This is an optimization exercise on Yosys and OpenROAD, whose aim is small area, a short achievable clock period and few clock cycles per item, not a production implementation. At most, simulation tests tie the RTL to the original design; equivalence was not proved. Not every run is shown, and edits may drop behaviour that the tests do not exercise. For run 2, only the layout was checked, not whether the RTL still works.

==> design.v <==
module conv_1d #(
    parameter DATA_WIDTH  = 8,
    parameter KERNEL_SIZE = 16
) (
    input logic clk,
    input logic arst_n,
    input  logic [DATA_WIDTH-1:0] signal_data,
    input  logic                  signal_vld,
    input  logic                  signal_last,
    output logic                  signal_rdy,
    input  logic [KERNEL_SIZE*DATA_WIDTH-1:0] kernel,
    output logic [DATA_WIDTH*2+$clog2(KERNEL_SIZE)-1:0] result_data,
    output logic                    result_vld,
    output logic                    result_last,
    input  logic                    result_rdy
);
  localparam PRODUCT_WIDTH = (DATA_WIDTH * 2);
  localparam RESULT_WIDTH  = PRODUCT_WIDTH + $clog2(KERNEL_SIZE);
  logic [KERNEL_SIZE-1:0][DATA_WIDTH-1:0] signal_buf;
  logic shift_vld;
  logic shift_last;
  always_ff @(posedge clk or negedge arst_n) begin
    if (!arst_n) begin
      signal_buf <= '0;
      shift_vld <= 1'b0;
      shift_last <= 1'b0;
    end else begin 
      if (signal_vld) begin  
        signal_buf <= {signal_data, signal_buf[KERNEL_SIZE-1:1]}; 
      end
      shift_vld <= signal_vld;
      shift_last <= signal_vld & signal_last;
    end
  end
  logic [KERNEL_SIZE-1:0][PRODUCT_WIDTH-1:0] products;
  always_comb begin
    for (int i = 0; i < KERNEL_SIZE; i++) begin
      products[i] = kernel[i*DATA_WIDTH +: DATA_WIDTH] * signal_buf[i];
    end
  end
  logic [KERNEL_SIZE-1:0][PRODUCT_WIDTH-1:0] products_buf;
  logic products_vld;
  logic products_last;
  always_ff @(posedge clk or negedge arst_n) begin
    if (!arst_n) begin
      products_buf <= '0;
      products_vld <= 1'b0;
      products_last <= 1'b0;
    end else begin
      products_buf <= products;
      products_vld <= shift_vld;
      products_last <= shift_last;
    end
  end
  logic [RESULT_WIDTH-1:0] sum;
  always_comb begin
    sum = 0;
    for (int i = 0; i < KERNEL_SIZE; i++) begin
      sum += products_buf[i];
    end
  end
  logic [RESULT_WIDTH-1:0] sum_buf;
  logic sum_vld;
  logic sum_last;
  always_ff @(posedge clk or negedge arst_n) begin
    if (!arst_n) begin
      sum_buf <= '0;
      sum_vld <= 1'b0;
      sum_last <= 1'b0;
    end else begin
      sum_buf <= sum;
      sum_vld <= products_vld;
      sum_last <= products_last;
    end
  end
  assign result_data = sum_buf;
  assign result_vld  = sum_vld;
  assign result_last = sum_last;
  assign signal_rdy  = 1'b1;
endmodule
==> run.sh <==
#!/bin/bash
# synth_recipe.tcl (not shown) runs the flow's synth.tcl, then flattens the netlist and writes it again
# the make line also repeats each setting of config.mk as NAME=value (left out here)
make -C /OpenROAD-flow-scripts/flow DESIGN_CONFIG=/design/flow/config.mk WORK_HOME=/design/flow/orfs CLKGATE_MAP_FILE= SYNTH_SCRIPT=/design/flow/synth_recipe.tcl finish
==> config.mk <==
export PLATFORM = sky130hd
export DESIGN_NAME = conv_1d
export DESIGN_NICKNAME = conv_1d
export VERILOG_FILES = /design/flow/design.v
export SDC_FILE = /design/flow/constraint.sdc
export NUM_CORES = 4
export LEC_CHECK = 0
export CAP_MARGIN = 20
export CORE_MARGIN = 2
export CORE_UTILIZATION = 40
export SLEW_MARGIN = 20
==> constraint.sdc <==
create_clock -name core_clock -period 6.0 [get_ports {clk}]
set_input_delay 1.2000 -clock core_clock [delete_from_list [all_inputs] [get_ports {clk}]]
set_output_delay 1.2000 -clock core_clock [all_outputs]
set_load 0.01 [all_outputs]
### Signal wires on met1, run 1

Supply wires on this layer in grey.
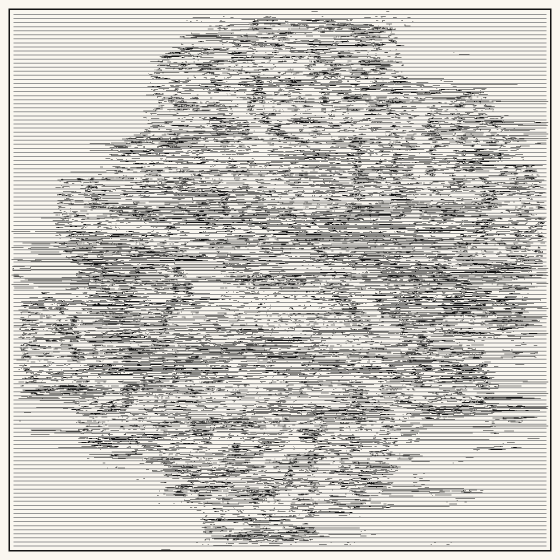
The layer holds 48% of the routed length. The longest straight run is 74.1 um. The wires run mostly horizontal.

### Met2 routing, run 1

The bar under the picture is 100 um long.
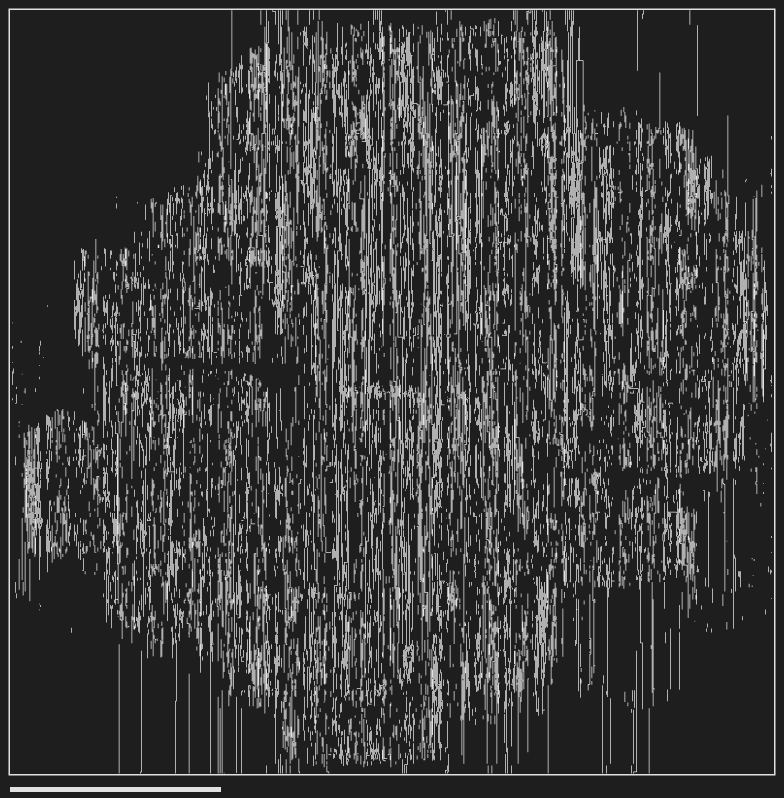
The layer holds 47% of the routed length. 5863 nets have wire on it. The layer carries 56.3 mm of wire.

### The metal 3 layer, run 1

The bar under the picture is 100 um long.
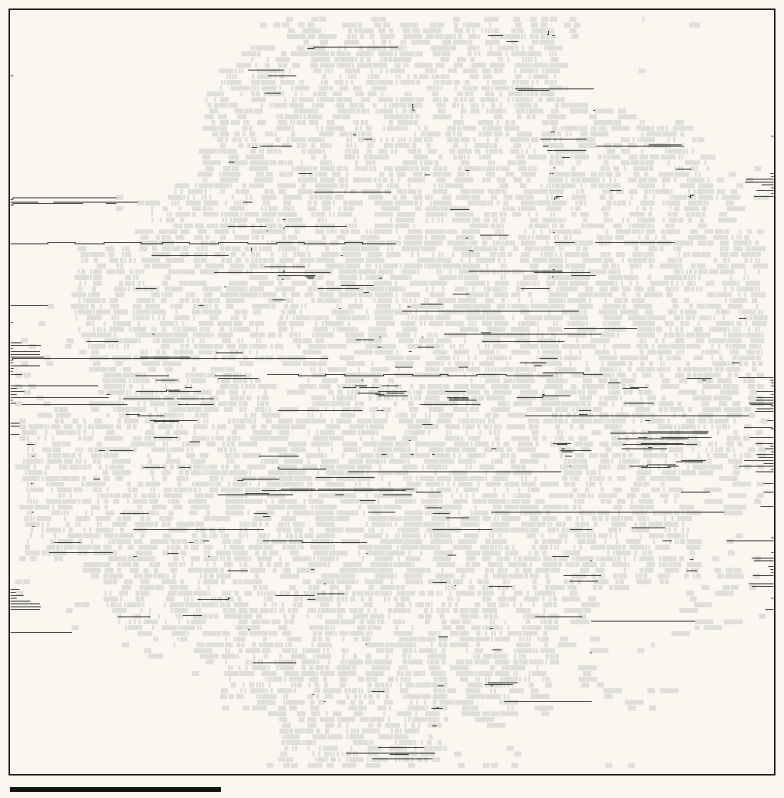
267 nets have wire on it. The layer carries 4690 um of wire.

==> metrics.csv, run 1 <==
metric,value,unit
stdcell_area,57100,um^2
clockRootBuffer,clkbuf_16,
dp_cells,6960,
fin_crit_sh,95.2,%
largestClassByArea,multi-input gates,
end_kind,flip-flop,
rows,131,
worstSetupStartpoint,products_buf[98]$_DFF_PN0_,
io_pins,164,
layout_setup_ws,291,ps
yosys-top-cells-area,"fa_1 (31%), dfrtp_1 (20%), ha_1 (15%)",
grt_util_met1,27.5,%
fmax,0.175,GHz
period_needed,5710,ps
synth_top_cell_area_share,31.1,%
rsz0062_at_grt,false,
dpl-instance-area,55300,um^2
initial_utilization,40.3,%
fp.dieH,362,um
drv_slew,0,
seq_area_frac_synth,20.0,%
inverters,1131,
multi_input_area_share,63.5,%
seq_area,10300,um^2
multi_input_cells,3501,
hold_violations,0,
clock_path_buffers,3,
reg2reg_to,sum_buf[16]$_DFF_PN0_,
htree_levels,2,
r2r_cells,19,
synthCells,5167,
synth_fp_nets,6709,
fillers,12000,
pre_cts_ws,103,ps
grt_pass1_wl,201000,um
critPathSlowestCell,fa_1,
holdCritStartpoint,products_vld$_DFF_PN0_,
top_register,products_buf,
setup_viol,0,
clock_sinks,410,
cts_setup_buffers,0,
async_flop_share,100,%
die-area,131000,um^2
route.met2.wl,56300,um
yosysWarningCount,1,
synth_most_common_cell,inv_1,
critPathLaunchType,flip-flop,
sh_seq_area,18.0,%
largest_reg_flops,256,
syn_area,51300,um^2
synthToLayoutAreaGrowth,11.4,%
min_delay_path_depth,0,
nFlopsAndLatches,410,
skew,19.3,ps
final_common_cell,inv_1,
reg.largest.list,"products_buf: 256 flops, signal_buf: 128 flops, sum_buf: 20 flops",
drt_first_iter_violations,1454,
yosys.area_share.simple,13.7,%
ys.flop_type,dfrtp_1,
cts_tree,built,
insertion_delay,640,ps
crit_fanout,4,
min_to,sum_vld$_DFF_PN0_,
hold_class,flip-flop to flip-flop,
status,finished clean,
nets,6897,
synthXorXnorAreaFrac,3.01,%
hold_ws,347,ps
grt_max_degree,125,
wl_per_cell,17.0,um
hold_buffers,0,
coreArea,127000,um^2
synthAdderAreaFrac,45.8,%
drt-total-wl,120000,um
grt_use_met2,31.7,%
cts_buffers,53,
num_vias,34500,
multi_input_area,36300,um^2
routed_via_density,4.89,
grt-ovfl-total,0,
drc,0,
synth_common_cells,"inv_1 (1131), fa_1 (796), ha_1 (605)",
yosysTopAreaCell,fa_1,
synth_top_family_by_area,adder cells,
layout_common_cells,"inv_1 (1131), fa_1 (796), ha_1 (605)",
crit_family,adder cells,
Testbench counts for the RTL of run 1, summed over its fixed seeds: cycles 16,024, items 16,000.
### The metal 4 layer, run 1

Supply wires on this layer in grey.
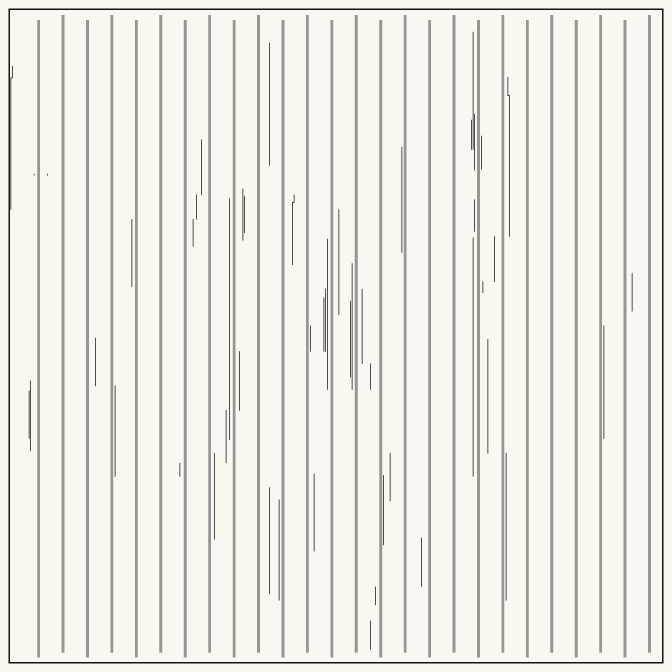

--- run 2: outline of the changes from run 1 ---
design.v: 80 -> 5664 lines; modules unchanged: 0
  conv_1d: edited, 80 -> 5652 lines
  conv_fa: new, 4 lines
  conv_ha: new, 4 lines
  conv_ha1: new, 4 lines
==> module conv_ha as of run 2 <==
module conv_ha (input logic a, b, output logic s, co);
  assign s  = a ^ b;
  assign co = a & b;
endmodule
==> module conv_ha1 as of run 2 <==
module conv_ha1 (input logic a, b, output logic s, co);
  assign s  = ~(a ^ b);
  assign co = a | b;
endmodule
==> module conv_fa as of run 2 <==
module conv_fa (input logic a, b, ci, output logic s, co);
  assign s  = a ^ b ^ ci;
  assign co = (a & b) | (a & ci) | (b & ci);
endmodule
==> flow/run.sh (new file) <==
#!/bin/bash
# The standard layout, with two changes: ports are buffered with plain
# buffers (buf_2, which the resizer may then size) instead of delay cells,
# and clock tree synthesis inserts no dummy loads.
set -euo pipefail
export BUFFER_PORTS_ARGS="-buffer_cell sky130_fd_sc_hd__buf_2"
export CTS_ARGS="-sink_clustering_enable -repair_clock_nets -dont_use_dummy_load -sink_clustering_size 25 -sink_clustering_max_diameter 80"
bash standard.sh > standard.log 2>&1
==> standard.sh (new file) <==
#!/bin/bash
# synth_recipe.tcl (not shown) runs the flow's synth.tcl, then flattens the netlist and writes it again
# the make line also repeats each setting of config.mk as NAME=value (left out here)
make -C /OpenROAD-flow-scripts/flow DESIGN_CONFIG=/design/flow/config.mk WORK_HOME=/design/flow/orfs CLKGATE_MAP_FILE= SYNTH_SCRIPT=/design/flow/synth_recipe.tcl "${@:-finish}"
--- a/config.mk
+++ b/config.mk
@@ -9,3 +9,6 @@
 export CORE_MARGIN = 2
 export CORE_UTILIZATION = 40
+export SETUP_SLACK_MARGIN = 3.6
 export SLEW_MARGIN = 20
+export SYNTH_HIERARCHICAL = 1
+export TNS_END_PERCENT = 10
removed: run.sh
### The metal 4 layer, run 2

Supply wires on this layer in grey.
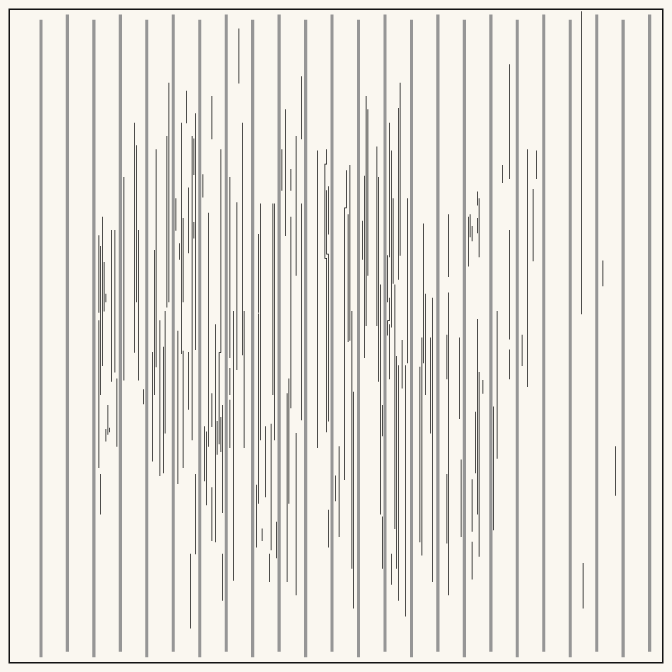
The longest straight run is 156 um. The layer carries 9560 um of wire.

### The metal 3 layer, run 2

The bar under the picture is 100 um long.
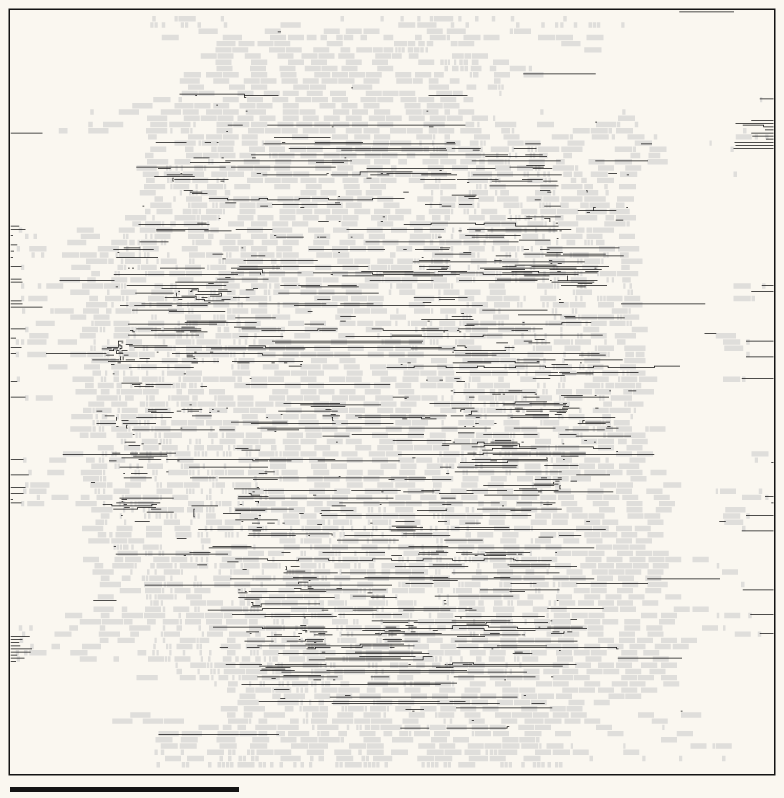
The wires run mostly horizontal. The layer carries 13600 um of wire.

==> metrics.csv, run 2 <==
metric,value,unit,change
status,finished clean,,unchanged
multi_input_area_share,54.0,%,was 63.5%
die-area,112000,um^2,was 131000 um^2
yosysWarningCount,8,,was 1
nFlopsAndLatches,790,,was 410
stdcell_area,48200,um^2,was 57100 um^2
largest_reg_flops,319,,was 256
drc,0,,unchanged
ys.flop_type,dfxtp_1,,was dfrtp_1
grt_use_met2,41.2,%,was 31.7%
synth_edf_count,0,,unchanged
crit_path_frequent_cell,fa_2,,was fa_1
pre_cts_ws,3210,ps,was 103 ps
seq_area_frac_synth,37.8,%,was 20.0%
largestClassByArea,multi-input gates,,unchanged
period_needed,2500,ps,was 5710 ps
slew_headroom,39.5,%,was 46.1%
cts_tree,built,,unchanged
dr.pass1.iters,7,,was 5
rows,121,,was 131
crit_required,6560,ps,was 6550 ps
nets,4579,,was 6897
grt-ovfl-total,0,,unchanged
layout_common_cells,"nand2_1 (1016), fa_1 (950), dfxtp_1 (526)",,"was inv_1 (1131), fa_1 (796), ha_1 (605)"
cts_buffers,52,,was 53
grt_pass1_vias,27300,,was 37.2k
grt_util_met1,35.2,%,was 27.5%
drt-total-wl,146000,um,was 120000 um
multi_input_area,26000,um^2,was 36300 um^2
wl_per_cell,30.2,um,was 17.0 um
fp.dieH,334,um,was 362 um
grt_max_degree,71,,was 125
gp_congestion,0.957,,was 0.854
synthCells,3337,,was 5167
r2r_cells,5,,was 19
dp_cells,4644,,was 6960
die_w,334,um,was 362 um
cts_setup_buffers,55,,was 0
grt-busiest-layer,met2,,unchanged
clockRootBuffer,clkbuf_16,,unchanged
critPathLaunchType,flip-flop,,unchanged
sh_seq_area,35.1,%,was 18.0%
min_delay_path_depth,0,,unchanged
crit_fanout,5,,was 4
tightest_slew,907,ps,was 809 ps
hold_ws,303,ps,was 347 ps
end_kind,flip-flop,,unchanged
clock_path_buffers,3,,unchanged
worstPathArrival,3050,ps,was 6260 ps
hold_buffers,0,,unchanged
multi_input_cells,2213,,was 3501
ctsResizeCount,246,,was 0
diodes,2,,unchanged
synth_fp_nets,4504,,was 6709
synth_common_cells,"nand2_1 (1026), fa_1 (996), dfxtp_1 (650)",,"was inv_1 (1131), fa_1 (796), ha_1 (605)"
r2r_slack,3500,ps,was 290 ps
critPathSlowestCell,fa_2,,was fa_1
taps,1414,,was 1662
hold_violations,0,,unchanged
route.met2.wl,66400,um,was 56300 um
synth_top_cell_area_share,45.7,%,was 31.1%
grt_pass1_wl,205000,um,was 201000 um
initial_utilization,40.2,%,was 40.3%
ys_types,30,,was 65
nNonClkBuffers,292,,was 258
clk_pin_slew,100,ps,was 60 ps
fmax,0.401,GHz,was 0.175 GHz
io_pins,164,,unchanged
yosysTopAreaCell,fa_1,,unchanged
worstSetupStartpoint,hist[3][2]$_DFFE_PN0P_,,was products_buf[98]$_DFF_PN0_
stdcell_count,4826,,was 7063
holdCritStartpoint,vld_p[3]$_DFF_PN0_,,was products_vld$_DFF_PN0_
synthAdderAreaFrac,46.5,%,was 45.8%
syn_area,43600,um^2,was 51300 um^2
path_buf_inv,1,,was 5
fillers,9829,,was 12.0k
synthToLayoutAreaGrowth,10.3,%,was 11.4%
skew,84.8,ps,was 19.3 ps
routed_via_density,5.27,,was 4.89
crit_family,adder cells,,unchanged
coreArea,109000,um^2,was 127000 um^2
rsz0062_at_grt,true,,was false
yosys-top-cells-area,"fa_1 (46%), dfxtp_1 (30%), nand2_1 (8.8%)",,"was fa_1 (31%), dfrtp_1 (20%), ha_1 (15%)"
hpwlAfterDp,117000,um,was 99800 um
yosys.area_share.simple,8.99,%,was 13.7%
io_buffers,161,,unchanged
drt_first_iter_violations,2675,,was 1454
fin_crit_sh,41.6,%,was 95.2%
synthXorXnorAreaFrac,0.161,%,was 3.01%
synth_mux_area_share,3.30,%,was 2.97%
seq_area,16900,um^2,was 10300 um^2
reg2reg_to,r1_q[24]$_DFF_P_,,was sum_buf[16]$_DFF_PN0_
setup_viol,0,,unchanged
dpl-instance-area,45200,um^2,was 55300 um^2
num_vias,25400,,was 34.5k
inverters,63,,was 1131
ant_nets,0,,unchanged
insertion_delay,690,ps,was 640 ps
async_flop_share,17.7,%,was 100%
final_common_cell,nand2_1,,was inv_1
clock_sinks,790,,was 410
layout_setup_ws,3500,ps,was 291 ps
synth_top_family_by_area,adder cells,,unchanged
fin_util,44.4,%,was 44.9%
synth_most_common_cell,nand2_1,,was inv_1
drv_slew,0,,unchanged
htree_levels,2,,unchanged
highest_layer,met5,,unchanged
hold_class,flip-flop to flip-flop,,unchanged
reg.largest.list,"r1_q: 319 flops, hist: 128 flops, kq: 128 flops",,"was products_buf: 256 flops, signal_buf: 128 flops, sum_buf: 20 flops"
top_register,r1_q,,was products_buf
min_to,vld_p[4]$_DFF_PN0_,,was sum_vld$_DFF_PN0_

## afterwards: timing with drivers on the ports
How much do the figures lean on ideal ports? The routed layouts below were timed once more, with nothing changed but the port constraints.
Step 1 (the two cells are an assumption about what drives the block):
set clk [get_ports {clk}]
set_driving_cell -lib_cell sky130_fd_sc_hd__clkbuf_16 $clk
set_driving_cell -lib_cell sky130_fd_sc_hd__buf_2 [delete_from_list [all_inputs] $clk]
Step 2 adds t to the input delays and takes it off the output delays; t is the mean of the earliest and latest rising clock arrival at the registers after step 1. Input paths then give back, and output paths get back, about the clock's delay inside the block.
Slacks: ideal ports / drivers / drivers and shift; pairs: ideal ports / drivers.
run	t (ns)	setup WS [ns]	worst setup path after step 2	worst data-port slew with drivers (ns)	pins driven straight from the clock port
run 1	0.702	0.291 / 0.291 / 0.108	input to register	0.09	1
run 2	0.719	3.505 / 3.505 / 3.163	input to register	0.08	1
After both steps setup and hold are still met in every run listed. The setup slack of run 2, which loses most, moves by 0.000 ns with the drivers and by -0.342 ns with both steps.
